What follows belongs to an exercise in optimizing a design on an open flow for small area and a short achievable clock period; a production flow would make more cautious choices.
Where RTL was checked, it was by simulation tests only, not by an equivalence proof against the original.
Some runs may be left out. An edit can pass the tests and still lose a function that they never use.
Function not checked in run 6: the RTL went through the layout flow alone.

Fig. 1: run 1, gate-type map
Scale bar: 200 microns.
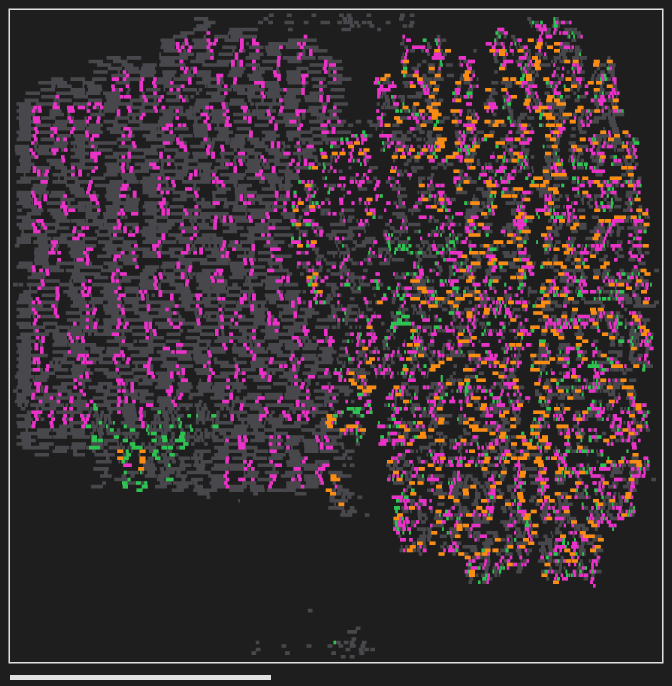
Fig. 2: run 1, clock routing
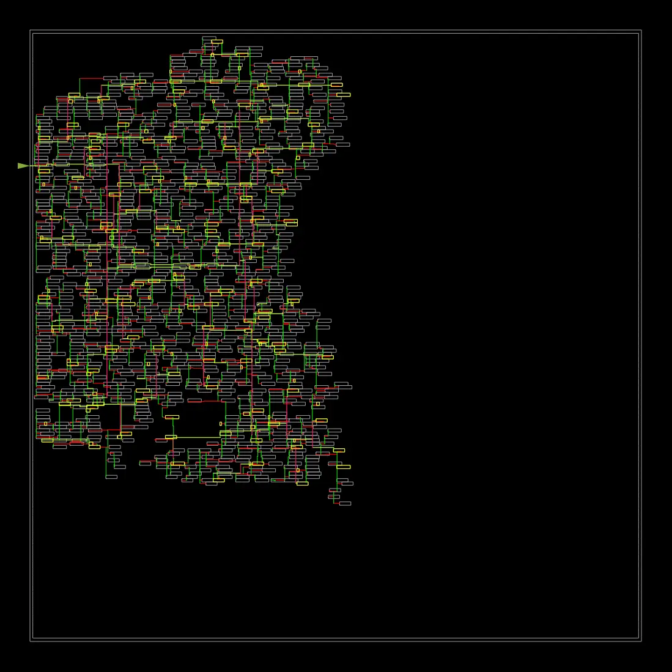
Fig. 3: run 1, metal layers overlaid
Only two layers are drawn.
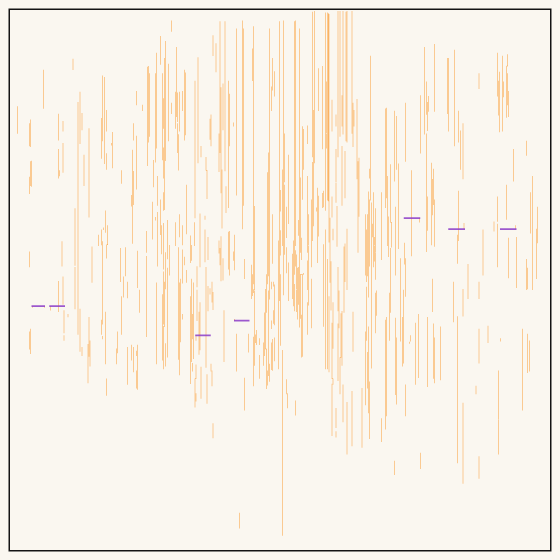
File: flow/run.sh
#!/bin/bash
# synth_recipe.tcl (not shown) runs the flow's synth.tcl, then flattens the netlist and writes it again
# the make line also repeats each setting of config.mk as NAME=value (left out here)
make -C /OpenROAD-flow-scripts/flow DESIGN_CONFIG=/design/flow/config.mk WORK_HOME=/design/flow/orfs CLKGATE_MAP_FILE= SYNTH_SCRIPT=/design/flow/synth_recipe.tcl finish
File: flow/design.v
module muldiv (input [31:0] a, input [31:0] b, input is_mul,
               output [31:0] prod, output [31:0] quot);
    wire [31:0] y = is_mul ? a : ~b;        
    wire cin = ~is_mul;                     
    wire [31:0] r [0:32];
    assign r[32] = is_mul ? 32'b0 : a;
    genvar i;
    generate for (i = 31; i >= 0; i = i - 1) begin : step
        localparam W = 32 - i;
        wire hi_nz;
        wire [W-1:0] rn;
        if (i == 0) begin : h0
            assign hi_nz = 1'b0;
        end else begin : h1
            assign hi_nz = |b[31:32-i];
        end
        md_step #(.W(W)) st (.x(r[i+1][31:i]), .y(y[W-1:0]), .cin(cin), .hi_nz(hi_nz),
                             .is_mul(is_mul), .mb(b[i]), .q(quot[i]), .xn(rn));
        if (i == 0) begin : r0
            assign r[i] = rn;
        end else begin : r1
            assign r[i] = {rn, r[i+1][i-1:0]};
        end
    end endgenerate
    assign prod = r[0];
endmodule
module md_step #(parameter W = 32) (input [W-1:0] x, input [W-1:0] y, input cin, input hi_nz,
                                    input is_mul, input mb, output q, output [W-1:0] xn);
    wire [W:0] s = {1'b0, x} + {1'b0, y} + {{W{1'b0}}, cin};
    wire take = is_mul ? mb : (~hi_nz & s[W]);
    assign q = take;
    assign xn = take ? s[W-1:0] : x;
endmodule
module registerFile (
    input         clk,
    input         reset,
    input  [4:0]  read_addr_1,
    input  [4:0]  read_addr_2,
    input  [4:0]  write_addr,
    input  [31:0] write_data,
    input         reg_write,
    output [31:0] read_data_1,
    output [31:0] read_data_2
);
    reg [31:0] regs [0:31];
    reg [31:0] valid;
    always @(posedge clk or posedge reset) begin
        if (reset)
            valid <= 32'b0;
        else if (reg_write)
            valid[write_addr] <= 1'b1;
    end
    genvar i;
    generate for (i = 0; i < 32; i = i + 1) begin : r
        always @(posedge clk)
            if (reg_write && write_addr == i)
                regs[i] <= write_data;
    end endgenerate
    wire [31:0] sel1 = (32'b1 << read_addr_1) & valid;
    wire [31:0] sel2 = (32'b1 << read_addr_2) & valid;
    genvar b;
    generate for (b = 0; b < 32; b = b + 1) begin : rd
        wire [31:0] col;
        for (i = 0; i < 32; i = i + 1) begin : c
            assign col[i] = regs[i][b];
        end
        rf_read_bit rb1 (.sel(sel1), .d(col), .q(read_data_1[b]));
        rf_read_bit rb2 (.sel(sel2), .d(col), .q(read_data_2[b]));
    end endgenerate
endmodule
module rf_read_bit (input [31:0] sel, input [31:0] d, output q);
    wire [3:0] z;
    genvar j;
    generate for (j = 0; j < 4; j = j + 1) begin : g
        rf_and_or8 u (.sel(sel[8*j+7:8*j]), .d(d[8*j+7:8*j]), .z(z[j]));
    end endgenerate
    rf_or4 o (.a(z[0]), .b(z[1]), .c(z[2]), .d(z[3]), .y(q));
endmodule
module rf_and_or8 (input [7:0] sel, input [7:0] d, output z);
    wire [3:0] y = ~((sel[7:4] & d[7:4]) | (sel[3:0] & d[3:0]));
    assign z = ~&y;
endmodule
module rf_or4 (input a, input b, input c, input d, output y);
    assign y = a | b | c | d;
endmodule
module alu (
    input  [31:0] a,         
    input  [31:0] b,         
    input  [31:0] imm,       
    input         use_imm,   
    input         op_add,    
    input         op_sub,    
    input         op_and,
    input         op_or,
    input         op_sltu,
    input         op_sll,
    input         op_mul,
    input         op_not,
    input         op_mov,
    input         op_div,
    output [31:0] result
);
    wire        subtract = op_sub | op_sltu;
    wire [31:0] bop = use_imm ? imm : b;
    wire [32:0] sum = {1'b0, a} + {1'b0, subtract ? ~b : bop} + {32'b0, subtract};
    wire        ltu = ~sum[32];
    wire [31:0] shl = (|b[31:5]) ? 32'b0 : (a << b[4:0]);
    wire [31:0] prod, quot;
    muldiv md1 (.a(a), .b(b), .is_mul(op_mul), .prod(prod), .quot(quot));
    assign result = ({32{op_add | op_sub}} & sum[31:0])
                  | ({32{op_and}}  & (a & b))
                  | ({32{op_or}}   & (a | b))
                  | ({32{op_sltu}} & {31'b0, ltu})
                  | ({32{op_sll}}  & shl)
                  | ({32{op_mul}}  & prod)
                  | ({32{op_not}}  & ~a)
                  | ({32{op_mov}}  & b)
                  | ({32{op_div}}  & quot);
endmodule
module processor(clk, reset, imem_addr, instruction, dmem_addr, dmem_wdata, dmem_we, dmem_rdata);
    input clk, reset;
    output [4:0] imem_addr;        
    input  [31:0] instruction;     
    output [7:0] dmem_addr;        
    output [31:0] dmem_wdata;      
    output dmem_we;                
    input  [31:0] dmem_rdata;      
    wire [6:0] opcode = instruction[6:0];
    wire [4:0] rd     = instruction[11:7];
    wire [2:0] f3     = instruction[14:12];
    wire [4:0] rs1    = instruction[19:15];
    wire [4:0] rs2    = instruction[24:20];
    wire [6:0] f7     = instruction[31:25];
    wire is_r    = opcode == 7'b0110011;
    wire is_addi = opcode == 7'b0010011;
    wire is_lw   = opcode == 7'b0000011;
    wire is_sw   = opcode == 7'b0100011;
    wire is_beq  = opcode == 7'b1100011;
    reg  [4:0] pc;
    wire [31:0] r1, r2;
    wire [4:0] pc_plus1 = pc + 5'd1;
    wire [4:0] pc_branch = pc_plus1 + {instruction[11:8], 1'b0};
    wire taken = is_beq & (r1 == r2);
    always @(posedge clk or posedge reset) begin
        if (reset)
            pc <= 5'd0;
        else
            pc <= taken ? pc_branch : pc_plus1;
    end
    assign imem_addr = pc;
    wire f7_0 = f7 == 7'b0000000;
    wire f7_1 = f7 == 7'b0000001;
    wire f7_s = f7 == 7'b0100000;
    wire r_sub  = is_r & f7_s & (f3 == 3'b000);
    wire r_and  = is_r & f7_0 & (f3 == 3'b111);
    wire r_or   = is_r & f7_0 & (f3 == 3'b110);
    wire r_sltu = is_r & f7_0 & (f3 == 3'b011);
    wire r_sll  = is_r & f7_0 & (f3 == 3'b100);
    wire r_mul  = is_r & f7_0 & (f3 == 3'b101);
    wire r_not  = is_r & f7_1 & (f3 == 3'b000);
    wire r_mov  = is_r & f7_1 & (f3 == 3'b001);
    wire r_div  = is_r & f7_1 & (f3 == 3'b010);
    wire r_add  = ~(r_sub | r_and | r_or | r_sltu | r_sll | r_mul | r_not | r_mov | r_div);
    wire [31:0] immI = {{20{instruction[31]}}, instruction[31:20]};
    wire [31:0] alu_out;
    alu alu1 (.a(r1), .b(r2), .imm(immI), .use_imm(is_addi),
              .op_add(r_add), .op_sub(r_sub), .op_and(r_and), .op_or(r_or),
              .op_sltu(r_sltu), .op_sll(r_sll), .op_mul(r_mul), .op_not(r_not),
              .op_mov(r_mov), .op_div(r_div), .result(alu_out));
    wire reg_write = ~(is_sw | is_beq);
    wire [31:0] wdata = is_lw ? dmem_rdata : alu_out;
    registerFile register_file1 (.clk(clk), .reset(reset),
        .read_addr_1(rs1), .read_addr_2(rs2),
        .write_addr(rd), .write_data(wdata), .reg_write(reg_write),
        .read_data_1(r1), .read_data_2(r2));
    wire [7:0] imm_lo = is_sw ? {instruction[27:25], instruction[11:7]} : instruction[27:20];
    assign dmem_addr  = r1[7:0] + imm_lo;
    assign dmem_wdata = r2;
    assign dmem_we    = is_sw & ~reset;
endmodule
File: flow/constraint.sdc
create_clock -name core_clock -period 150.0 [get_ports {clk}]
set_input_delay 30.0000 -clock core_clock [delete_from_list [all_inputs] [get_ports {clk}]]
set_output_delay 30.0000 -clock core_clock [all_outputs]
set_load 0.01 [all_outputs]
File: flow/config.mk
export PLATFORM = sky130hd
export DESIGN_NAME = processor
export DESIGN_NICKNAME = processor
export VERILOG_FILES = /design/flow/design.v
export SDC_FILE = /design/flow/constraint.sdc
export NUM_CORES = 4
export LEC_CHECK = 0
export CAP_MARGIN = 20
export CORE_MARGIN = 2
export CORE_UTILIZATION = 35
export SLEW_MARGIN = 20
export SYNTH_HIERARCHICAL = 1
==> qor.yml, run 1 <==
status:
  status: "timing/DRC/antenna clean"
setup_path:
  ff2ff_path_depth: 244
  arrival_ns: 102.47
  required_ns: 150.34
  path_depth: 248
  max_stage_delay_ns: 0.97
  path_class: "in2reg"
  cpLargestDelayFamily: "compound AO/OA/AOI/OAI gates"
  endpoint: "register_file1.regs[23][20]"
  startpoint: "instruction[24]"
  crit_slowest_cell: "clkdlybuf4s50_1"
  crit_top_cell: "ha_1"
  r2r_end: "register_file1.regs[23][20]"
  worst_setup_path_end_kind: "register"
  r2r_start: "register_file1.valid[22]"
  path_buf_inv: 21
final_layout:
  multi_input_cells: 6782
  antenna_cells: 2
  largest_reg_flops: 1024
  final_nets: 9230
  top_register: "register_file1.regs"
  multiInputGateArea_sq_um: 52720
  signal_buffers: 347
  sh_seq_area: 0.3308
  seq_cell_count: 1061
  nonClkBufAreaFrac: 0.03045
  clock_tree_area_fraction: 0.03557
  drive_above_1_share: 0.1280
  num-nonclk-inverters: 262
timing:
  fin_tns_setup_ns: 0
  max_freq_ghz: 0.009792
  grt_setup_unrepaired: "false"
  timing_hold_violations_final: 0
  tightest_slew_ns: 1.174
  maxSlewViolCount: 0
yosys:
  synth_top_family_by_area: "compound AO/OA/AOI/OAI gates"
  syn_area_sq_um: 86280
  synth_area_leaders: "edfxtp_1, a22oi_1, ha_1"
  async_flop_share: 0.03487
  ys_seq_area_frac: 0.3671
  yosys.area_share.simple: 0.1298
  ys_top_cells_by_count: "a22oi_1, edfxtp_1, a21oi_1"
  synth_mux_area_frac: 0.07823
  syn_nets: 9009
  yosysUniqueCellTypes: 160
  synth_compound_area_frac: 0.2570
  yosysWarnings: 10
floorplan:
  rows: 182
  dieWidth_microns: 500.5
  ios: 112
  taps: 3220
  dieArea_sq_um: 250500
  start_util: 0.3515
min_path:
  min_path_type: "reg2reg"
  min_to: "pc[0]"
  hold_depth: 1
  hold_start: "pc[0]"
route:
  ant_nets: 0
  met2WireLength_microns: 164100
  drt_iter0_drc: 10324
  drc: 0
  viasPerCell: 6.607
  m1WireLength_microns: 136500
  top_layer: "met5"
  dr_wl_met3_microns: 38730
placed_design:
  place_congestion: 1.020
  post_dp_cell_area_sq_um: 92320
  io_buffers: 111
  dpl_worst_slack_ns: 48.08
  placedCellCount: 11671
  hpwl_microns: 249800
grt:
  grt_busiest_layer: "met2"
  use_met2: 0.4470
  grt_max_degree: 99
  grt_pass1_vias: 74454
  grtUsageMet3: 0.05655
  met1_usage: 0.3437
  grt_first_pass_wirelength_microns: 513400
clocking:
  cts_hold_buffers: 0
  cts-resized-gates: 0
  insertion_delay_ns: 0.72
  cts_htree_levels: 3
  cts_buffer_depth: 3
  postCtsSetupRepairBufs: 0
flow_run:
  max_cap_violations: 0
About Fig. 1:
- fa/ha/maj cells: orange (cells 610; most used ha_1)
- aoi and oai cells: magenta (cells 2625; most used a22oi_1)
- nor cells: green (cells 712; most used nor2_1)
commonest non-fill, non-tap cell in the layout: a22oi_1
fraction of area in multi-input gates: 0.5505
Layout Cells excl Fill: 11.86k

About Fig. 2:
clock buffers: 120
total CTS buffers: 100
clock sinks: 1061

About Fig. 3:
- M4: orange (wire length 21.7 mm)
- M5: purple (wire length 91.1 microns)
post-DR wirelength/cell: 30.44 microns
final WL: 361100 microns
GRT Util Overall: 0.2749
vias after detailed routing: 78.38k

Fig. 4: run 1, metal 4
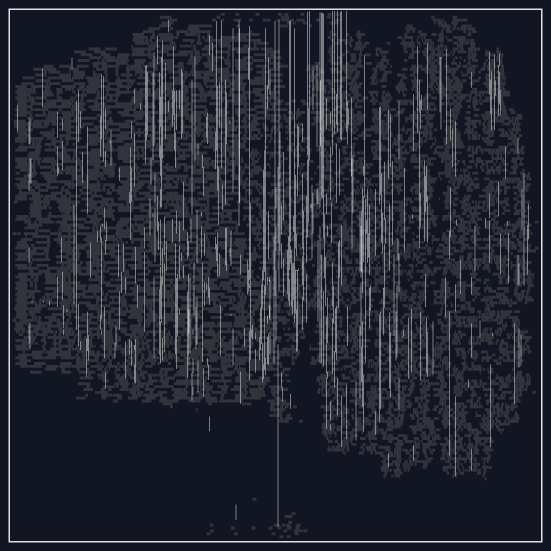

==> run 2: changes to the inputs <==
--- a/flow/design.v
+++ b/flow/design.v
@@ -1,2 +1,2 @@
-module muldiv (input [31:0] a, input [31:0] b, input is_mul,
+module muldiv (input [31:0] a, input [31:0] b, input [31:0] m, input is_mul,
                output [31:0] prod, output [31:0] quot);
@@ -17,3 +17,3 @@
         md_step #(.W(W)) st (.x(r[i+1][31:i]), .y(y[W-1:0]), .cin(cin), .hi_nz(hi_nz),
-                             .is_mul(is_mul), .mb(b[i]), .q(quot[i]), .xn(rn));
+                             .is_mul(is_mul), .mb(m[i]), .q(quot[i]), .xn(rn));
         if (i == 0) begin : r0
@@ -95,7 +95,4 @@
     input         op_sltu,
-    input         op_sll,
-    input         op_mul,
     input         op_not,
     input         op_mov,
-    input         op_div,
     output [31:0] result
@@ -106,5 +103,2 @@
     wire        ltu = ~sum[32];
-    wire [31:0] shl = (|b[31:5]) ? 32'b0 : (a << b[4:0]);
-    wire [31:0] prod, quot;
-    muldiv md1 (.a(a), .b(b), .is_mul(op_mul), .prod(prod), .quot(quot));
     assign result = ({32{op_add | op_sub}} & sum[31:0])
@@ -113,7 +107,4 @@
                   | ({32{op_sltu}} & {31'b0, ltu})
-                  | ({32{op_sll}}  & shl)
-                  | ({32{op_mul}}  & prod)
                   | ({32{op_not}}  & ~a)
-                  | ({32{op_mov}}  & b)
-                  | ({32{op_div}}  & quot);
+                  | ({32{op_mov}}  & b);
 endmodule
@@ -167,6 +158,11 @@
               .op_add(r_add), .op_sub(r_sub), .op_and(r_and), .op_or(r_or),
-              .op_sltu(r_sltu), .op_sll(r_sll), .op_mul(r_mul), .op_not(r_not),
-              .op_mov(r_mov), .op_div(r_div), .result(alu_out));
+              .op_sltu(r_sltu), .op_not(r_not), .op_mov(r_mov), .result(alu_out));
+    wire [31:0] pow2 = (|r2[31:5]) ? 32'b0 : (32'b1 << r2[4:0]);
+    wire [31:0] mfac = f3[0] ? r2 : pow2;
+    wire [31:0] prod, quot;
+    muldiv md1 (.a(r1), .b(r2), .m(mfac), .is_mul(f3[2]), .prod(prod), .quot(quot));
+    wire use_arr = r_mul | r_sll | r_div;
+    wire [31:0] arr_out = f3[2] ? prod : quot;
     wire reg_write = ~(is_sw | is_beq);
-    wire [31:0] wdata = is_lw ? dmem_rdata : alu_out;
+    wire [31:0] wdata = use_arr ? arr_out : (is_lw ? dmem_rdata : alu_out);
     registerFile register_file1 (.clk(clk), .reset(reset),
Fig. 5: run 2, metal 4
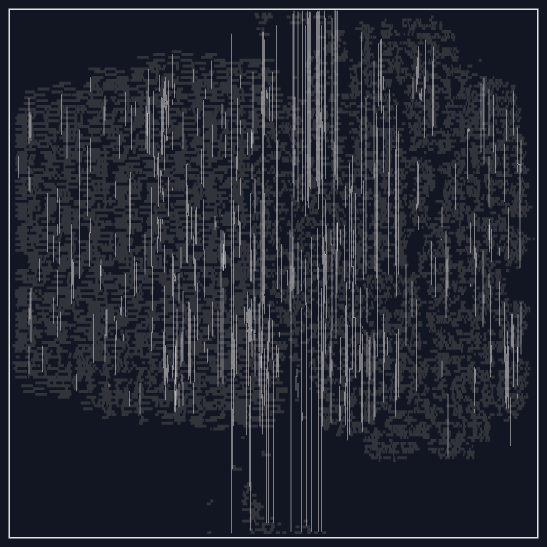
- nets with wire on the layer: 281
- share of all routed wire: 6.6%
- longest straight run: 471 microns
- wire length on this layer: 23.1 mm

Fig. 6: run 2, clock routing
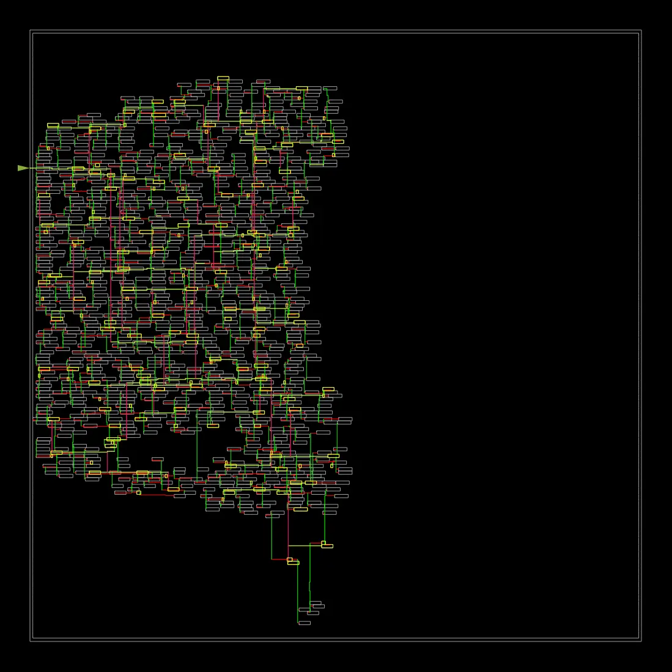
total CTS buffers: 97
clock buffers: 124
flip-flop and latch count: 1061
Setup Skew: 0.06287 ns

==> qor.yml, run 2 <==
final_layout:
  largest_reg_flops: 1024
  nonClkBufAreaFrac: 0.02954
  drive_above_1_share: 0.1220
  clock_tree_area_fraction: 0.03269
  multi_input_cells: 6693
  layout.cells.non_filler: 11699
  top_register: "register_file1.regs"
  sh_seq_area: 0.3349
  num-nonclk-inverters: 234
  fillCellCount: 23620
  final_common_cell: "a22oi_1"
  multiInputGateArea_sq_um: 52090
  antenna_cells: 7
  signal_buffers: 323
  final_nets: 9086
  multi_input_area_share: 0.5508
clocking:
  insertion_delay_ns: 0.74
  postCtsSetupRepairBufs: 0
  cts_hold_buffers: 0
  cts.sinks: 1061
  cts_htree_levels: 3
  cts-resized-gates: 0
  cts_buffer_depth: 3
min_path:
  min_path_type: "reg2reg"
  min_to: "pc[0]"
  hold_start: "pc[0]"
  hold_depth: 1
yosys:
  synth_mux_area_frac: 0.07634
  ys.flop_type: "edfxtp_1"
  async_flop_share: 0.03487
  yosys.area_share.simple: 0.1280
  yosys.area_share.xor_xnor: 0.04629
  syn_nets: 8878
  yosysUniqueCellTypes: 159
  synth_area_leaders: "edfxtp_1, a22oi_1, ha_1"
  synth_compound_area_frac: 0.2558
  ys_seq_area_frac: 0.3714
  synth_top_family_by_area: "compound AO/OA/AOI/OAI gates"
  syn_area_sq_um: 85280
setup_path:
  startpoint: "instruction[23]"
  path_buf_inv: 20
  r2r_start: "register_file1.valid[28]"
  path_depth: 246
  path_class: "in2reg"
  endpoint: "register_file1.regs[16][20]"
  ff2ff_path_depth: 243
  max_stage_delay_ns: 1.10
  r2r_end: "register_file1.regs[16][20]"
  cpLargestDelayFamily: "compound AO/OA/AOI/OAI gates"
  required_ns: 150.37
route:
  viasPerCell: 6.510
  met2WireLength_microns: 158900
  ant_nets: 0
  wl_microns: 348700
  dr_wl_met3_microns: 32840
  wl_per_cell_microns: 29.80
  drt_iter0_drc: 9474
  top_layer: "met5"
  vias: 76164
grt:
  use_met2: 0.4325
  met1_usage: 0.3360
  track_usage: 0.2678
  grt_busiest_layer: "met2"
  grt_pass1_vias: 72829
  grt_max_degree: 67
  grtUsageMet3: 0.04696
status:
  status: "timing/DRC/antenna clean"
placed_design:
  io_buffers: 111
  placedCellCount: 11507
  place_congestion: 0.9728
floorplan:
  dieArea_sq_um: 247600
  ios: 112
  rows: 181
  start_util: 0.3513
  taps: 3202
timing:
  maxSlewViolCount: 0
  fin_tns_setup_ns: 0
  tightest_slew_ns: 1.243
  grt_setup_unrepaired: "false"
  timing_hold_violations_final: 0
flow_run:
  max_cap_violations: 0
Fig. 7: run 2, metal layers overlaid
Only two layers are drawn.
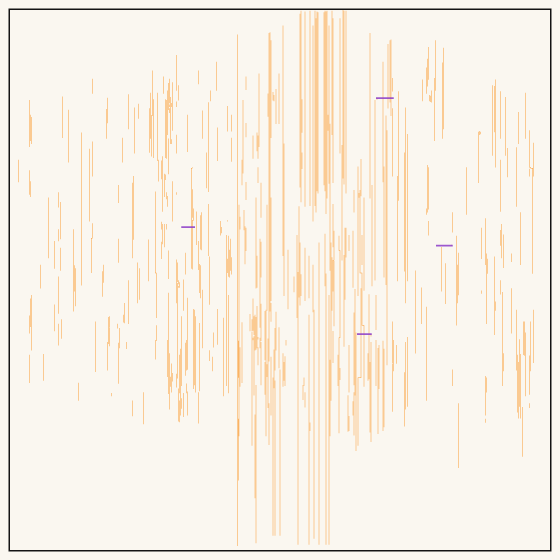

==> run 3: changes to the inputs <==
--- a/flow/config.mk
+++ b/flow/config.mk
@@ -9,3 +9,6 @@
 export CORE_MARGIN = 2
-export CORE_UTILIZATION = 35
+export CORE_UTILIZATION = 45
+export CTS_CLUSTER_DIAMETER = 100
+export CTS_CLUSTER_SIZE = 20
+export PLACE_DENSITY = 0.8
 export SLEW_MARGIN = 20
Fig. 8: run 3, metal layers overlaid
Only two layers are drawn.
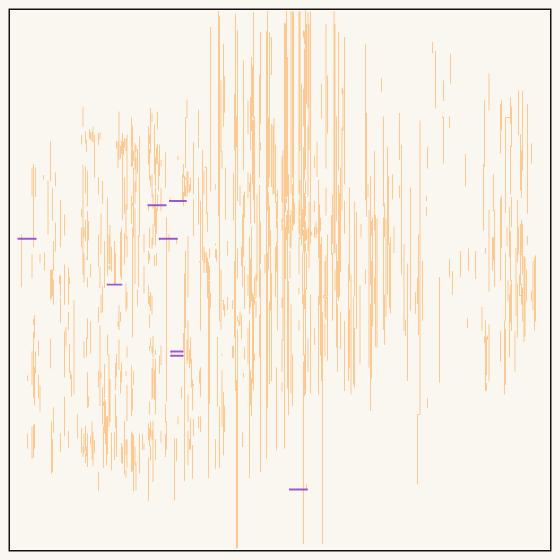
GRT Util Overall: 0.3203
final WL: 324700 microns
vias after detailed routing: 77.71k
post-DR wirelength/cell: 29.75 microns

==> qor.yml, run 3 <==
placed_design:
  hpwl_microns: 227100
  dpl_worst_slack_ns: 48.66
  placedCellCount: 10808
  post_dp_cell_area_sq_um: 90480
  io_buffers: 111
clocking:
  cts_buffer_depth: 3
  cts_htree_levels: 2
  cts-resized-gates: 0
  insertion_delay_ns: 0.69
  cts.sinks: 1061
  cts_hold_buffers: 0
  postCtsSetupRepairBufs: 0
  cts_buffers: 59
grt:
  met1_usage: 0.3835
  grt_max_degree: 65
  grt_busiest_layer: "met2"
  use_met2: 0.4948
  grt_first_pass_wirelength_microns: 469100
  grt_pass1_vias: 74223
  grtUsageMet3: 0.09380
  antenna_found_initial: 31
setup_path:
  path_depth: 249
  r2r_start: "register_file1.valid[12]"
  ff2ff_path_depth: 247
  crit_slowest_cell: "o21ai_0"
  max_stage_delay_ns: 0.95
  cpLargestDelayFamily: "compound AO/OA/AOI/OAI gates"
  arrival_ns: 102.82
  path_buf_inv: 22
  worst_setup_path_end_kind: "register"
  required_ns: 150.33
  path_class: "in2reg"
  endpoint: "register_file1.regs[22][18]"
  crit_top_cell: "ha_1"
final_layout:
  final_common_cell: "a22oi_1"
  sh_seq_area: 0.3433
  num-nonclk-inverters: 234
  largest_class: "multi-input gates"
  nonClkBufAreaFrac: 0.03102
  num-clock-buffers: 82
  signal_buffers: 330
  largest_reg_flops: 1024
  multi_input_cells: 6693
  final_nets: 9055
  fillCellCount: 16691
  multiInputGateArea_sq_um: 52060
  antenna_cells: 18
  clock_tree_area_fraction: 0.01726
  seq_cell_count: 1061
  drive_above_1_share: 0.1153
flow_run:
  max_cap_violations: 0
timing:
  timing_hold_violations_final: 0
  fin_tns_setup_ns: 0
  grt_setup_unrepaired: "false"
  max_freq_ghz: 0.009757
  maxSlewViolCount: 0
  tightest_slew_ns: 1.266
min_path:
  min_path_type: "reg2reg"
  hold_depth: 1
  hold_start: "pc[0]"
  min_to: "pc[0]"
yosys:
  yosys.area_share.simple: 0.1280
  async_flop_share: 0.03487
  yosysWarnings: 10
  syn_nets: 8878
  ys.flop_type: "edfxtp_1"
  synth_top_family_by_area: "compound AO/OA/AOI/OAI gates"
  synth-edff-count: 1024
  yosysUniqueCellTypes: 159
  synth_mux_area_frac: 0.07634
  syn_area_sq_um: 85280
  ys_seq_area_frac: 0.3714
  synth_area_leaders: "edfxtp_1, a22oi_1, ha_1"
  yosys.area_share.xor_xnor: 0.04629
route:
  ant_nets: 0
  met2WireLength_microns: 141500
  top_layer: "met5"
  viasPerCell: 7.120
  dr_wl_met3_microns: 45030
  drt_iter0_drc: 11723
  m1WireLength_microns: 112100
  drc: 0
floorplan:
  rows: 159
  ios: 112
  start_util: 0.4536
  dieArea_sq_um: 193000
status:
  status: "timing/DRC/antenna clean"
Fig. 9: run 3, gate-type map
Scale bar: 100 microns.
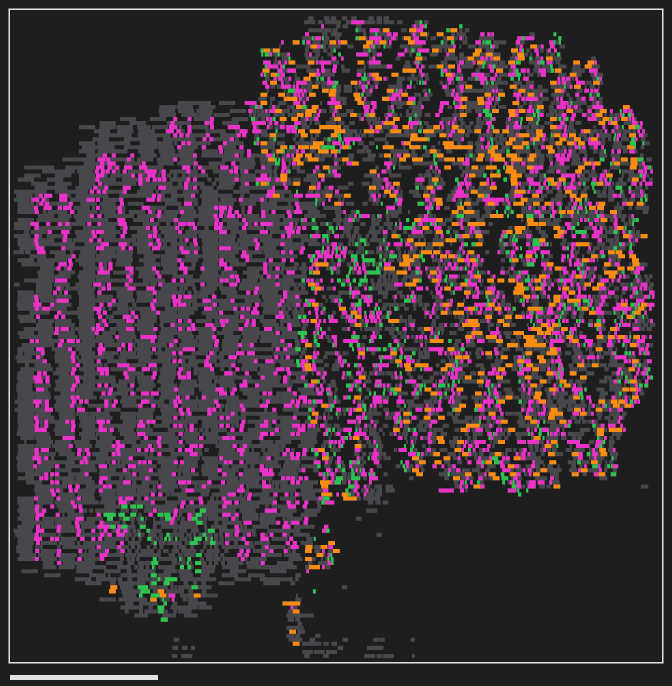
- nor cells: green (cells 741; most used nor2_1)
- aoi and oai cells: magenta (cells 2606; most used a22oi_1)
- fa/ha/maj cells: orange (cells 610; most used ha_1)
fraction of area in multi-input gates: 0.5643
Layout Cells excl Fill: 10.92k

Fig. 10: run 3, clock routing
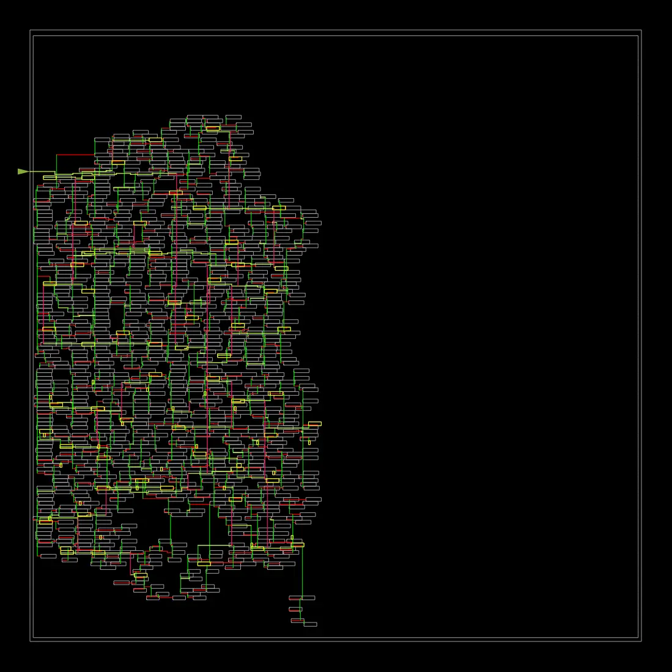

==> run 4: changes to the inputs <==
--- a/flow/design.v
+++ b/flow/design.v
@@ -1,9 +1,26 @@
-module muldiv (input [31:0] a, input [31:0] b, input [31:0] m, input is_mul,
-               output [31:0] prod, output [31:0] quot);
-    wire [31:0] y = is_mul ? a : ~b;        
+module md_start (input [31:0] a, input [31:0] b, input [31:0] m, input is_mul,
+                 output [31:0] r_out, output [31:0] y, output [18:0] qhi);
+    assign y = is_mul ? a : ~b;             
     wire cin = ~is_mul;                     
-    wire [31:0] r [0:32];
+    wire [31:0] r [13:32];
     assign r[32] = is_mul ? 32'b0 : a;
     genvar i;
-    generate for (i = 31; i >= 0; i = i - 1) begin : step
+    generate for (i = 31; i >= 13; i = i - 1) begin : step
+        localparam W = 32 - i;
+        wire hi_nz = |b[31:32-i];
+        wire [W-1:0] rn;
+        md_step #(.W(W)) st (.x(r[i+1][31:i]), .y(y[W-1:0]), .cin(cin), .hi_nz(hi_nz),
+                             .is_mul(is_mul), .mb(m[i]), .q(qhi[i-13]), .xn(rn));
+        assign r[i] = {rn, r[i+1][i-1:0]};
+    end endgenerate
+    assign r_out = r[13];
+endmodule
+module md_finish (input [31:0] r_in, input [31:0] y, input is_mul, input [12:0] mlo,
+                  input [18:0] qhi, output [31:0] prod, output [31:0] quot);
+    wire [31:0] b = ~y;                     
+    wire cin = ~is_mul;
+    wire [31:0] r [0:13];
+    assign r[13] = r_in;
+    genvar i;
+    generate for (i = 12; i >= 0; i = i - 1) begin : step
         localparam W = 32 - i;
@@ -17,3 +34,3 @@
         md_step #(.W(W)) st (.x(r[i+1][31:i]), .y(y[W-1:0]), .cin(cin), .hi_nz(hi_nz),
-                             .is_mul(is_mul), .mb(m[i]), .q(quot[i]), .xn(rn));
+                             .is_mul(is_mul), .mb(mlo[i]), .q(quot[i]), .xn(rn));
         if (i == 0) begin : r0
@@ -24,2 +41,3 @@
     end endgenerate
+    assign quot[31:13] = qhi;
     assign prod = r[0];
@@ -159,14 +177,47 @@
               .op_sltu(r_sltu), .op_not(r_not), .op_mov(r_mov), .result(alu_out));
+    wire use_arr = r_mul | r_sll | r_div;
     wire [31:0] pow2 = (|r2[31:5]) ? 32'b0 : (32'b1 << r2[4:0]);
     wire [31:0] mfac = f3[0] ? r2 : pow2;
-    wire [31:0] prod, quot;
-    muldiv md1 (.a(r1), .b(r2), .m(mfac), .is_mul(f3[2]), .prod(prod), .quot(quot));
-    wire use_arr = r_mul | r_sll | r_div;
-    wire [31:0] arr_out = f3[2] ? prod : quot;
+    wire [31:0] st_r, st_y;
+    wire [18:0] st_q;
+    md_start mds (.a(r1), .b(r2), .m(mfac), .is_mul(f3[2]), .r_out(st_r), .y(st_y), .qhi(st_q));
+    reg  [31:0] p_r, p_y;
+    reg  [18:0] p_q;
+    reg  [12:0] p_m;
+    reg         p_mul;
+    reg  [4:0]  p_rd;
+    reg         p_valid;
+    always @(posedge clk) begin
+        if (use_arr) begin
+            p_r   <= st_r;
+            p_y   <= st_y;
+            p_q   <= st_q;
+            p_m   <= mfac[12:0];
+            p_mul <= f3[2];
+            p_rd  <= rd;
+        end
+    end
     wire reg_write = ~(is_sw | is_beq);
-    wire [31:0] wdata = use_arr ? arr_out : (is_lw ? dmem_rdata : alu_out);
+    always @(posedge clk or posedge reset) begin
+        if (reset)
+            p_valid <= 1'b0;
+        else if (use_arr)
+            p_valid <= 1'b1;
+        else if (reg_write && rd == p_rd)
+            p_valid <= 1'b0;
+    end
+    wire [31:0] fin_prod, fin_quot;
+    md_finish mdf (.r_in(p_r), .y(p_y), .is_mul(p_mul), .mlo(p_m), .qhi(p_q),
+                   .prod(fin_prod), .quot(fin_quot));
+    wire [31:0] p_res = p_mul ? fin_prod : fin_quot;
+    wire [31:0] rf1, rf2;
+    assign r1 = (p_valid && rs1 == p_rd) ? p_res : rf1;
+    assign r2 = (p_valid && rs2 == p_rd) ? p_res : rf2;
+    wire        we    = use_arr ? p_valid : reg_write;
+    wire [4:0]  waddr = use_arr ? p_rd : rd;
+    wire [31:0] wdata = use_arr ? p_res : (is_lw ? dmem_rdata : alu_out);
     registerFile register_file1 (.clk(clk), .reset(reset),
         .read_addr_1(rs1), .read_addr_2(rs2),
-        .write_addr(rd), .write_data(wdata), .reg_write(reg_write),
-        .read_data_1(r1), .read_data_2(r2));
+        .write_addr(waddr), .write_data(wdata), .reg_write(we),
+        .read_data_1(rf1), .read_data_2(rf2));
     wire [7:0] imm_lo = is_sw ? {instruction[27:25], instruction[11:7]} : instruction[27:20];
Fig. 11: run 4, clock routing
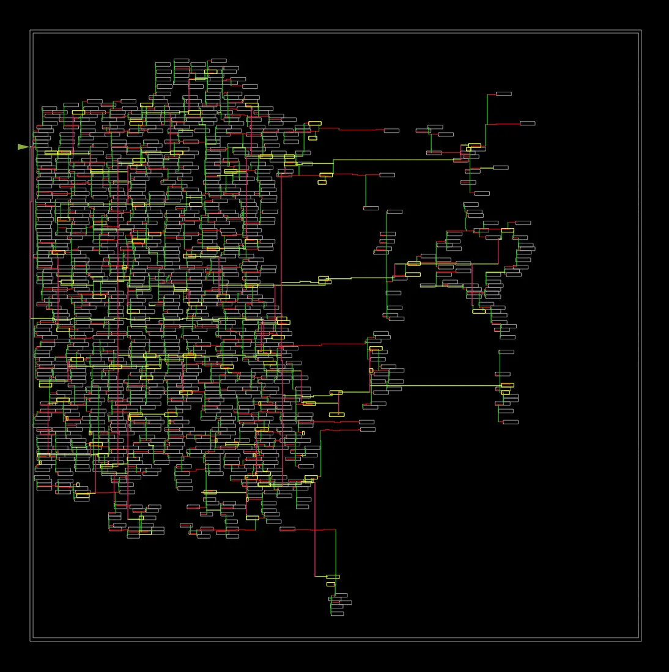
flip-flop and latch count: 1164
clock latency on the worst-skew pair: 0.75 ns
Setup Skew: 0.07728 ns

Fig. 12: run 4, gate-type map
Scale bar: 100 microns.
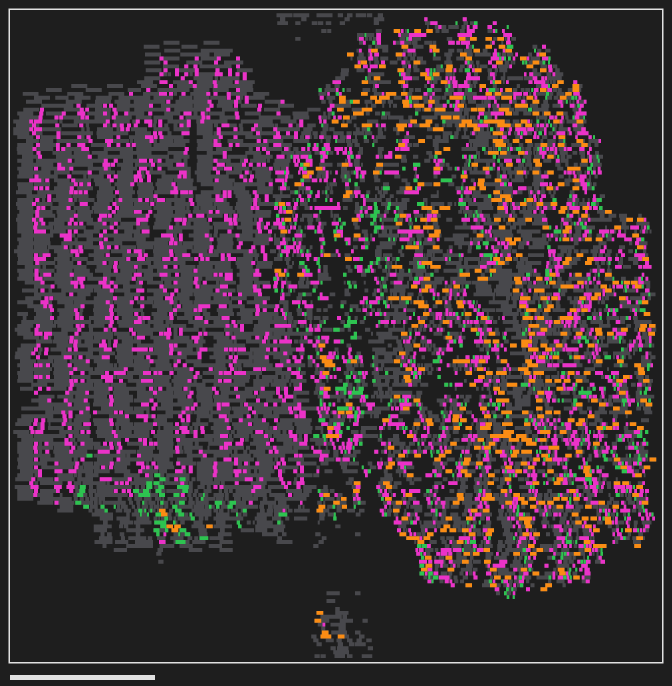
fraction of area in multi-input gates: 0.5482
commonest non-fill, non-tap cell in the layout: edfxtp_1
Layout Cells excl Fill: 11.34k

==> qor.yml, run 4 <==
status:
  status: "timing/DRC/antenna clean"
setup_path:
  max_stage_delay_ns: 0.81
  startpoint_type: "register"
  endpoint: "p_r[30]"
  crit_top_cell: "ha_1"
  arrival_ns: 70.45
  startpoint: "p_mul"
  crit_slowest_cell: "a221o_1"
  path_buf_inv: 22
  r2r_start: "p_mul"
  path_depth: 243
  ff2ff_path_depth: 243
  r2r_end: "p_r[30]"
  required_ns: 150.51
  cpLargestDelayFamily: "compound AO/OA/AOI/OAI gates"
  path_class: "reg2reg"
grt:
  met1_usage: 0.3758
  grt_busiest_layer: "met2"
  grt_max_degree: 110
  track_usage: 0.3098
  use_met2: 0.5061
  grt_pass1_vias: 75289
yosys:
  ys_top_cells_by_count: "edfxtp_1, a22oi_1, a21oi_1"
  synth_compound_area_frac: 0.2456
  yosysUniqueCellTypes: 164
  ys_seq_area_frac: 0.3865
  syn_nets: 9206
  synth_mux_area_frac: 0.07764
  yosysWarnings: 11
  synth_area_leaders: "edfxtp_1, a22oi_1, ha_1"
  synth-edff-count: 1126
  ys.flop_type: "edfxtp_1"
  syn_area_sq_um: 89950
  synth_top_family_by_area: "compound AO/OA/AOI/OAI gates"
route:
  wl_per_cell_microns: 29.20
  viasPerCell: 6.998
  drc: 0
  met2WireLength_microns: 151900
  ant_nets: 0
  drt_iter0_drc: 10939
  vias: 79374
  m1WireLength_microns: 117700
final_layout:
  largest_class: "multi-input gates"
  top_register: "register_file1.regs"
  clock_tree_area_fraction: 0.02253
  multi_input_cells: 6862
  fillCellCount: 17685
  sh_seq_area: 0.3585
  final_nets: 9328
  num-clock-buffers: 82
  antenna_cells: 7
  num-nonclk-inverters: 251
  multiInputGateArea_sq_um: 53150
  largest_reg_flops: 1024
  signal_buffers: 302
timing:
  fin_tns_setup_ns: 0
  max_freq_ghz: 0.01430
  timing_hold_violations_final: 0
  grt_setup_unrepaired: "false"
placed_design:
  place_congestion: 1.011
  io_buffers: 111
  hpwl_microns: 234100
clocking:
  cts-resized-gates: 0
  cts_buffers: 73
  cts_buffer_depth: 3
  cts.sinks: 1164
  postCtsSetupRepairBufs: 0
  cts_hold_buffers: 0
  cts_htree_levels: 3
floorplan:
  rows: 164
  ios: 112
  dieArea_sq_um: 203500
  taps: 2656
  start_util: 0.4515
  dieWidth_microns: 451.1
flow_run:
  max_cap_violations: 0
min_path:
  hold_depth: 1
  hold_start: "register_file1.valid[24]"
  min_path_type: "reg2reg"
  min_to: "register_file1.valid[24]"
Fig. 13: run 4, metal layers overlaid
Only two layers are drawn.
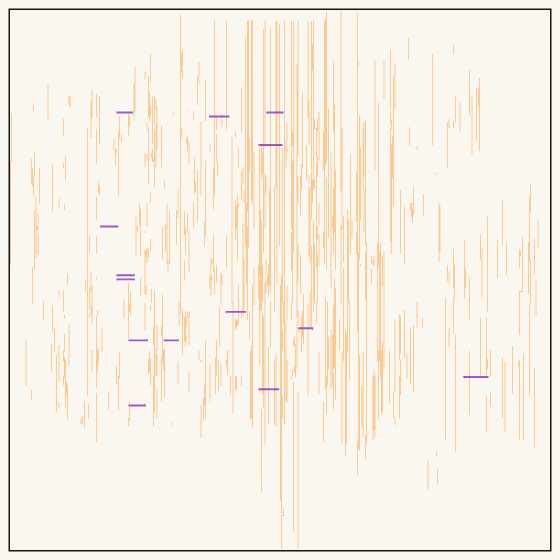

==> run 5: changes to the inputs <==
--- a/flow/config.mk
+++ b/flow/config.mk
@@ -9,6 +9,6 @@
 export CORE_MARGIN = 2
-export CORE_UTILIZATION = 45
+export CORE_UTILIZATION = 50
 export CTS_CLUSTER_DIAMETER = 100
 export CTS_CLUSTER_SIZE = 20
-export PLACE_DENSITY = 0.8
+export PLACE_DENSITY = 0.9
 export SLEW_MARGIN = 20
Fig. 14: run 5, metal layers overlaid
Only two layers are drawn.
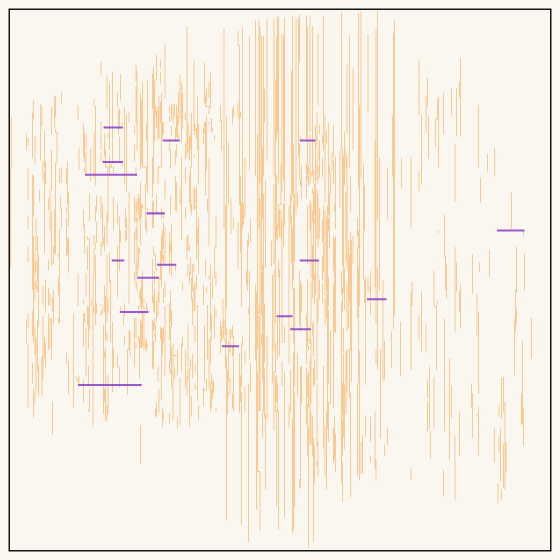
- M4: orange (wire length 29.0 mm)
- M5: purple (wire length 297 microns)
GRT Util Overall: 0.3501
vias after detailed routing: 81.09k
final WL: 338000 microns

Fig. 15: run 5, metal 4
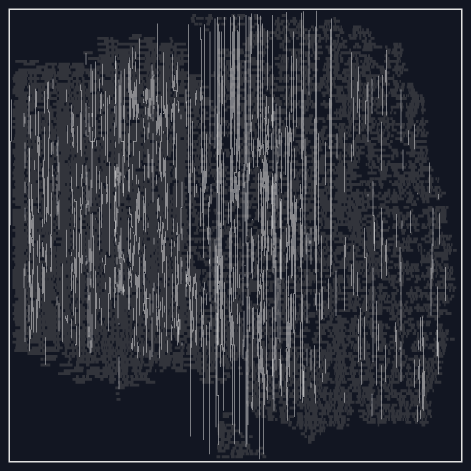

==> qor.yml, run 5 <==
timing:
  tightest_slew_ns: 1.164
  timing_hold_violations_final: 0
  maxSlewViolCount: 0
  max_freq_ghz: 0.01432
clocking:
  cts.sinks: 1164
  postCtsSetupRepairBufs: 0
  cts_buffers: 74
yosys:
  ys.flop_type: "edfxtp_1"
  synth_mux_area_frac: 0.07764
  yosys.area_share.simple: 0.1244
  yosys.area_share.xor_xnor: 0.04612
  ys_top_cells_by_count: "edfxtp_1, a22oi_1, a21oi_1"
  synth_area_leaders: "edfxtp_1, a22oi_1, ha_1"
  async_flop_share: 0.03265
  synth_top_family_by_area: "compound AO/OA/AOI/OAI gates"
placed_design:
  placedCellCount: 10925
  post_dp_cell_area_sq_um: 94190
  dpl_worst_slack_ns: 81.27
  io_buffers: 111
grt:
  met1_usage: 0.4108
  grt_pass1_vias: 78226
  grtUsageMet3: 0.1119
  antenna_found_initial: 38
setup_path:
  r2r_end: "p_r[30]"
  cpLargestDelayFamily: "compound AO/OA/AOI/OAI gates"
  required_ns: 150.45
  worst_setup_path_end_kind: "register"
route:
  drc: 0
  drt_iter0_drc: 13375
  ant_nets: 0
min_path:
  min_to: "register_file1.valid[23]"
floorplan:
  dieArea_sq_um: 183300
  taps: 2355
  rows: 155
status:
  status: "timing/DRC/antenna clean"
flow_run:
  max_cap_violations: 0
final_layout:
  multi_input_cells: 6862
  final_common_cell: "edfxtp_1"
  signal_buffers: 295
  nonClkBufAreaFrac: 0.02635
  clock_tree_area_fraction: 0.02248
Fig. 16: run 5, close-up of the layout
Window x 309 to 334, y 95 to 120 microns. Cells in grey, sequential cells in the stronger grey; small squares are vias.
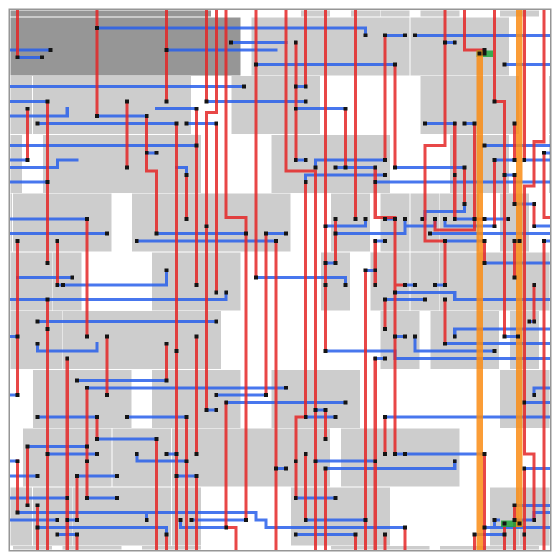

## Run 6: files that changed since run 5, shown whole
==> flow/design.v <==
module mux_N_bit (in0, in1, mux_out, control);
	parameter N = 32;
	input [N-1:0] in0, in1;
	output [N-1:0] mux_out;
	input control;
	assign mux_out=control?in1:in0;
endmodule
module aluAdder (in_a, in_b, add_out);
	input [31:0] in_a, in_b;
	output [31:0] add_out;
	assign add_out=in_a+in_b;
endmodule
module shiftLeft2 (shift_in, shift_out);
	input [31:0] shift_in;
	output [31:0] shift_out;
	assign shift_out[31:0]={shift_in[29:0],2'b00};
endmodule
module programCounter (clk, reset, pc_in, pc_out);
	input clk, reset;
	input [6:0] pc_in;
	output [6:0] pc_out;
	reg [6:0] pc_out;
	always @ (posedge clk or posedge reset)
	begin
		if(reset==1'b1)
			pc_out<=0;
		else
			pc_out<=pc_in;
	end
endmodule
module registerFile (read_addr_1, read_addr_2, write_addr, read_data_1, read_data_2, write_data, reg_write, clk, reset);
	input [4:0] read_addr_1, read_addr_2, write_addr;
	input [31:0] write_data;
	input clk, reset, reg_write;
	output [31:0] read_data_1, read_data_2;
	reg [31:0] reg_file [31:0];
	integer k;
	assign read_data_1 = reg_file[read_addr_1];
	assign read_data_2 = reg_file[read_addr_2];
	always @(posedge clk or posedge reset)  
	begin
		if (reset==1'b1)
		begin
			for (k=0; k<32; k=k+1) 
			begin
				reg_file[k] <= 32'b0;
			end
		end 
		else if (reg_write == 1'b1) reg_file[write_addr] <= write_data; 
	end
endmodule
module controlUnit (opcode, branch, mem_read, mem_to_reg, alu_op, mem_write, alusrc, reg_write);
	input [6:0] opcode;
	output reg branch, mem_read, mem_to_reg, mem_write, alusrc, reg_write;
	output reg[1:0] alu_op;
always @(*)
begin
 case(opcode) 
 7'b0110011:   
   begin
    alusrc = 1'b0;
    mem_to_reg = 1'b0;
    reg_write = 1'b1;
    mem_read = 1'b0;
    mem_write = 1'b0;
    branch = 1 'b0;
    alu_op = 2'b10; 
   end
 7'b0000011:   
   begin
    alusrc = 1'b1;
    mem_to_reg = 1'b1;
    reg_write = 1'b1;
    mem_read = 1'b1;
    mem_write = 1'b0;
    branch = 1 'b0;
    alu_op = 2'b00; 
   end
7'b0010011:   
   begin
    alusrc = 1'b1;
    mem_to_reg = 1'b0;
    reg_write = 1'b1;
    mem_read = 1'b0;
    mem_write = 1'b0;
    branch = 1 'b0;
    alu_op = 2'b00; 
   end
 7'b0100011:   
   begin
    alusrc = 1'b1;
    mem_to_reg = 1'b0;
    reg_write = 1'b0;
    mem_read = 1'b0;
    mem_write = 1'b1;
    branch = 1 'b0;
    alu_op = 2'b00; 
   end
 7'b1100011:   
   begin
    alusrc = 1'b0;
    mem_to_reg = 1'b0;
    reg_write = 1'b0;
    mem_read = 1'b0;
    mem_write = 1'b0;
    branch = 1 'b1;
    alu_op = 2'b01; 
   end
 default: begin
    alusrc = 1'b0;
    mem_to_reg = 1'b0;
    reg_write = 1'b1;
    mem_read = 1'b0;
    mem_write = 1'b0;
    branch = 1'b0;
    alu_op = 2'b00; 
   end
 endcase
 end
endmodule
module aluControl (aluop, funct7, funct3 , out_to_alu);
	input [1:0] aluop;
	input [6:0] funct7;
    input [2:0] funct3;
	output reg[3:0] out_to_alu;
    wire [11:0] ALUControlIn;
    assign ALUControlIn = {aluop,funct7,funct3};
    always @(ALUControlIn)
    casex (ALUControlIn)
        12'b00xxxxxxxxxx: out_to_alu=4'b0010;  
        12'b01xxxxxxxxxx: out_to_alu=4'b0110 ; 
        12'b100000000000: out_to_alu=4'b0010;  
        12'b100100000000: out_to_alu=4'b0110; 
        12'b100000000111: out_to_alu=4'b0000;  
        12'b100000000110: out_to_alu=4'b0001;  
        12'b100000000011: out_to_alu=4'b0011;  
        12'b100000000100: out_to_alu=4'b0100;  
        12'b100000000101: out_to_alu=4'b0101;  
        12'b100000000111: out_to_alu=4'b0111;  
        12'b100000001000: out_to_alu=4'b1000;  
        12'b100000001001: out_to_alu=4'b1001;  
        12'b100000001010: out_to_alu=4'b1010;  
    default: out_to_alu=4'b0010;
    endcase
endmodule
module immGenerator(instruction, immOut);
   input [31:0] instruction;
   output[31:0] immOut;
   reg[31:0] IMM_OUT;
   wire[6:0] opcode;
   wire[2:0] funct3;
   assign immOut = IMM_OUT;
   assign opcode = instruction[6:0];
   assign funct3 = instruction[14:12];
   always @(*)
   casex(opcode)
        7'b0010011: IMM_OUT = { {21{instruction[31]}}, instruction[30:25], instruction[24:21], instruction[20]};    
        7'b0100011: IMM_OUT = { {21{instruction[31]}}, instruction[30:25], instruction[11:8], instruction[7]};      
        7'b0000011: IMM_OUT = { {21{instruction[31]}}, instruction[30:25], instruction[24:21], instruction[20]};    
        7'b1100011: IMM_OUT = { {20{instruction[31]}}, instruction[7], instruction[30:25], instruction[11:8], {1{1'b0}}};   
        default: IMM_OUT = 32'b0;
    endcase
endmodule
module alu(
    input [31:0] A,B, 
    input[3:0] alu_control,
    output reg [31:0] alu_result,
    output reg zero_flag 
);
    always @(*)
    begin
        case(alu_control)
        4'b0000: alu_result = A&B;
        4'b0001: alu_result = A|B;
        4'b0010: alu_result = A+B;
        4'b0110: alu_result = A-B;
        4'b0011: begin 
            if(A<B)
            alu_result = 1;
            else
            alu_result = 0;
        end
        4'b0100: alu_result = A<<B;
        4'b0111: alu_result = A>>B;
        4'b0101: alu_result = A*B;   
        4'b1000: alu_result = ~A;   
        4'b1001: alu_result = B;   
        4'b1010: alu_result = (B == 32'b0) ? 32'hFFFFFFFF : A/B;  
        default: alu_result = 32'b0;
        endcase
        if (alu_result == 0)
            zero_flag = 1'b1;
        else
            zero_flag = 1'b0;
    end
endmodule
module processor(clk, reset, imem_addr, instruction, dmem_addr, dmem_wdata, dmem_we, dmem_rdata);
	input clk, reset;
	output [4:0] imem_addr;        
	input  [31:0] instruction;     
	output [7:0] dmem_addr;        
	output [31:0] dmem_wdata;      
	output dmem_we;                
	input  [31:0] dmem_rdata;      
	wire [6:0] pc_in, pc_out;
	wire [31:0] pc_origin_al, pc_out_unsign_extended, pc_plus4;
	wire [4:0] reg_write_addr;    
	wire [31:0] reg_write_data, reg_read_data_1, reg_read_data_2;
	wire [7:0] d_mem_addr;   
	wire [31:0] d_mem_read_data;
	wire  branch, mem_read, mem_to_reg, mem_write, alusrc, reg_write;
	wire [1:0] aluop;
	wire [3:0] alu_control_out;
	wire [31:0] generated_immidiate;
	wire [31:0] shifted_immidiate;
	wire [31:0] branch_out;
	wire [31:0] branch_result;
	wire branch_decided, zero;
	wire [31:0] alu_in_b, alu_out;
	assign d_mem_addr = alu_out[7:0];
	assign pc_in = pc_origin_al[6:0];
	assign pc_out_unsign_extended = {25'b0000_0000_0000_0000_0000_00000, pc_out};  
	assign reg_write_addr = instruction[11:7];
	assign imem_addr = pc_out[6:2];
	assign dmem_addr = d_mem_addr;
	assign dmem_wdata = reg_read_data_2;
	assign dmem_we = mem_write & ~reset;
	assign d_mem_read_data = dmem_rdata;
	programCounter program_counter1 (.clk(clk), .reset(reset), .pc_in(pc_in), .pc_out(pc_out));
	registerFile register_file1 (.read_addr_1(instruction[19:15]),
                                 .read_addr_2(instruction[24:20]),
                                 .write_addr(reg_write_addr),
                                 .read_data_1(reg_read_data_1),
                                 .read_data_2(reg_read_data_2),
                                 .write_data(reg_write_data),
                                 .reg_write(reg_write),
                                 .clk(clk),
                                 .reset(reset));
	controlUnit control1 (.opcode(instruction[6:0]),
                          .branch(branch),
                          .mem_read(mem_read),
                          .mem_to_reg(mem_to_reg),
                          .alu_op(aluop),
                          .mem_write(mem_write),
                          .alusrc(alusrc),
                          .reg_write(reg_write));
	aluControl alucontrol1 (.aluop(aluop),
                            .funct7(instruction[31:25]),
                            .funct3(instruction[14:12]),
                            .out_to_alu(alu_control_out));
    immGenerator imediateGenerate1 (.instruction(instruction),.immOut(generated_immidiate));
	shiftLeft2 branch_shiftleft2 (.shift_in(generated_immidiate), .shift_out(shifted_immidiate));
	mux_N_bit #(32) mux1 (.in0(reg_read_data_2), .in1(generated_immidiate), .mux_out(alu_in_b), .control(alusrc));
	mux_N_bit #(32) mux2 (.in0(alu_out), .in1(d_mem_read_data), .mux_out(reg_write_data), .control(mem_to_reg));
	mux_N_bit #(32) mux3 (.in0(pc_plus4), .in1(branch_out), .mux_out(branch_result), .control(branch_decided));
	assign pc_origin_al = branch_result;
	alu mainAlu(.A(reg_read_data_1),
                .B(alu_in_b),
                .alu_control(alu_control_out),
                .alu_result(alu_out),
                .zero_flag(zero));
	aluAdder addAlu1 (.in_a(pc_out_unsign_extended), .in_b(32'b0100), .add_out(pc_plus4));  
	aluAdder addAlu2 (.in_a(pc_plus4), .in_b(shifted_immidiate), .add_out(branch_out));
	and (branch_decided, zero, branch);
endmodule
==> flow/config.mk <==
export PLATFORM = sky130hd
export DESIGN_NAME = processor
export DESIGN_NICKNAME = processor
export VERILOG_FILES = /design/flow/design.v
export SDC_FILE = /design/flow/constraint.sdc
export NUM_CORES = 4
export LEC_CHECK = 0
export CAP_MARGIN = 20
export CORE_MARGIN = 2
export CORE_UTILIZATION = 40
export SLEW_MARGIN = 20
Fig. 17: run 6, close-up of the layout
Window x 367 to 392, y 114 to 139 microns. Cells in grey, sequential cells in the stronger grey; small squares are vias.
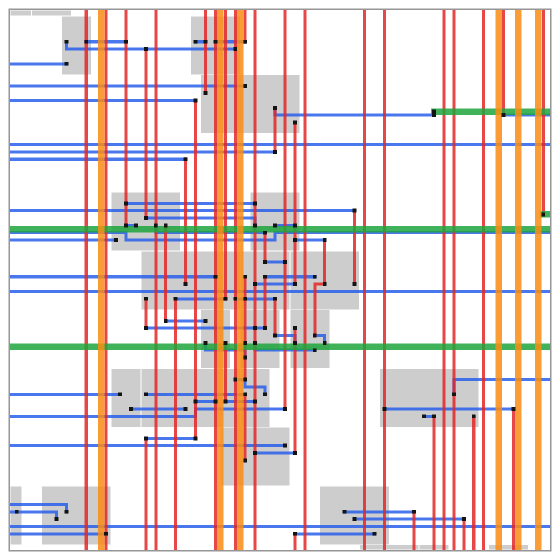
- M2: red
- M3: green
- M4: orange
- M1: blue
- most frequent: ha_1 (4), nor2_1 (3)
- cells with their middle in the window: 18
- sequential cells in the window: 0

Fig. 18: run 6, clock routing
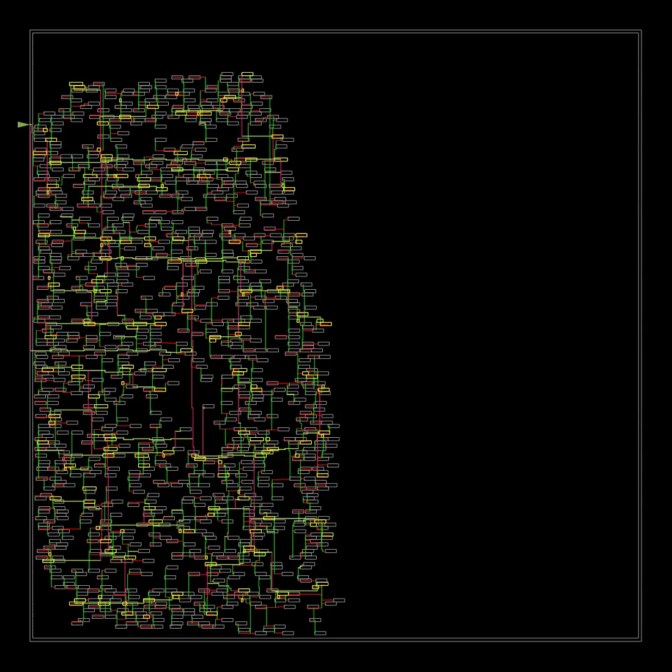
clock sinks: 1029
clock latency on the worst-skew pair: 0.76 ns

==> qor.yml, run 6 <==
status:
  status: "timing/DRC/antenna clean"
grt:
  grt_pass1_vias: 104323
  met1_usage: 0.5310
  grt_busiest_layer: "met2"
  grtUsageMet3: 0.1474
  grt_first_pass_wirelength_microns: 812600
  antenna_found_initial: 64
  track_usage: 0.4440
min_path:
  hold_depth: 2
  min_path_type: "reg2reg"
  min_to: "register_file1.reg_file[8][1]"
  hold_start: "register_file1.reg_file[8][1]"
setup_path:
  r2r_end: "program_counter1.pc_out[5]"
  path_class: "in2out"
  path_buf_inv: 36
  crit_slowest_cell: "a21oi_1"
  path_depth: 374
  endpoint: "dmem_addr[0]"
  startpoint_type: "primary input"
  max_stage_delay_ns: 0.89
  arrival_ns: 115.45
  required_ns: 120.00
  cpLargestDelayFamily: "compound AO/OA/AOI/OAI gates"
  ff2ff_path_depth: 377
  r2r_start: "register_file1.reg_file[25][15]"
  worst_setup_path_end_kind: "primary output"
  crit_top_cell: "o21a_1"
  startpoint: "instruction[20]"
yosys:
  ys_top_cells_by_count: "nand2_1, o21ai_0, dfrtp_1"
  yosysWarnings: 7
  yosysTopAreaCell: "dfrtp_1"
  syn_area_sq_um: 100700
  ys_seq_area_frac: 0.2558
  netlist_instances: 12705
  yosys.area_share.xor_xnor: 0.03376
  yosysUniqueCellTypes: 126
  synth-edff-count: 0
  async_flop_share: 1.000
  synth_top_family_by_area: "compound AO/OA/AOI/OAI gates"
  synth_area_leaders: "dfrtp_1, ha_1, fa_1"
  synth_mux_area_frac: 0.01810
  yosys.area_share.simple: 0.2237
  synth_compound_area_frac: 0.2366
  syn_nets: 13937
  ys.flop_type: "dfrtp_1"
placed_design:
  place_congestion: 1.068
  hpwl_microns: 414800
  dpl_worst_slack_ns: 0.3405
  placedCellCount: 15836
  io_buffers: 111
  post_dp_cell_area_sq_um: 107900
flow_run:
  max_cap_violations: 0
floorplan:
  ios: 112
  start_util: 0.4015
  dieWidth_microns: 505.7
  taps: 3348
  rows: 184
route:
  wl_per_cell_microns: 36.34
  m1WireLength_microns: 210700
  met2WireLength_microns: 239300
  viasPerCell: 6.815
  drc: 0
  dr_wl_met3_microns: 73190
  top_layer: "met5"
  wl_microns: 584800
  vias: 109692
  drt_iter0_drc: 16516
clocking:
  postCtsSetupRepairBufs: 0
  cts_htree_levels: 3
  cts-resized-gates: 3
  clkTransAtPathRegs_ns: 0.06
  cts_hold_buffers: 0
  cts_buffers: 98
  cts_buffer_depth: 3
final_layout:
  multiInputGateArea_sq_um: 71050
  multi_input_cells: 10246
  largest_reg_flops: 1024
  sh_seq_area: 0.2288
  num-clock-buffers: 137
  clock_tree_area_fraction: 0.03213
  seq_cell_count: 1029
  drive_above_1_share: 0.1004
  largest_class: "multi-input gates"
  multi_input_area_share: 0.6313
  nonClkBufAreaFrac: 0.05098
  antenna_cells: 48
  signal_buffers: 691
  final_nets: 13850
  fillCellCount: 24840
  top_register: "register_file1.reg_file"
  num-nonclk-inverters: 552
  layout.cells.non_filler: 16095
  final_common_cell: "nand2_1"
timing:
  tightest_slew_ns: 1.333
  timing_hold_violations_final: 0
  fin_tns_setup_ns: 0
  maxSlewViolCount: 0
  clock-skew-final_ns: 0.03933
  max_freq_ghz: 0.006875

==> layout pictures side by side <==
Metal 4.
(a)
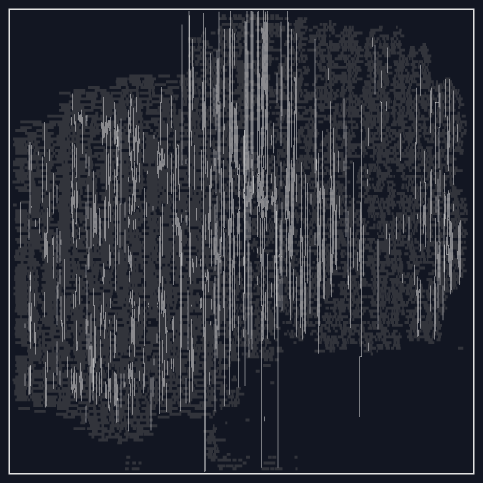
(b)
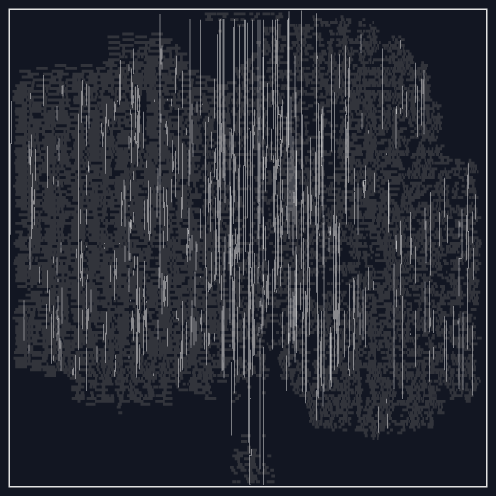
(c)
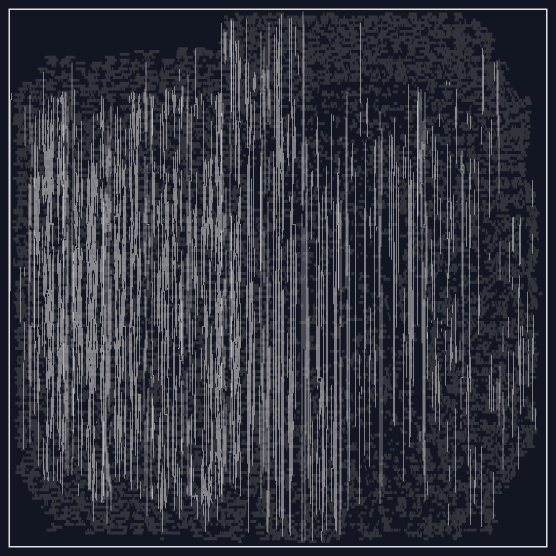
| from | picture |
|---|---|
| run 6 | (c) |
| run 4 | (b) |
| run 3 | (a) |

-- static timing again, ports no longer ideal --
In the flow no input, the clock included, has a driving cell. The finished layouts below were timed again as built, in two steps. Step 1 (the two cells are an assumption about what drives the block):
set clk [get_ports {clk}]
set_driving_cell -lib_cell sky130_fd_sc_hd__clkbuf_16 $clk
set_driving_cell -lib_cell sky130_fd_sc_hd__buf_2 [delete_from_list [all_inputs] $clk]
Step 2 also shifts input and output timing later by t, the mid clock arrival at the registers, as if the neighbouring blocks saw the same clock. Slacks: ideal / step 1 / step 2; pairs: ideal / step 1.
run | t, ns | setup slack, ns | hold slack, ns
run 1 | 0.765 | 47.873 / 47.850 / 47.085 | 0.489 / 0.489 / 0.489
run 2 | 0.778 | 47.781 / 47.813 / 47.034 | 0.490 / 0.490 / 0.490
run 3 | 0.738 | 47.512 / 47.256 / 46.518 | 0.490 / 0.490 / 0.490
run 4 | 0.785 | 80.056 / 80.056 / 80.056 | 0.493 / 0.493 / 0.493
run 5 | 0.784 | 80.161 / 80.161 / 80.161 | 0.500 / 0.500 / 0.500
run 6 | 0.809 | 4.552 / 4.527 / 4.527 | 0.500 / 0.500 / 0.500
After both steps setup and hold are still met in every run listed. For run 3, which loses most, drivers alone change the setup slack by -0.256 ns; drivers and shift together by -0.994 ns.
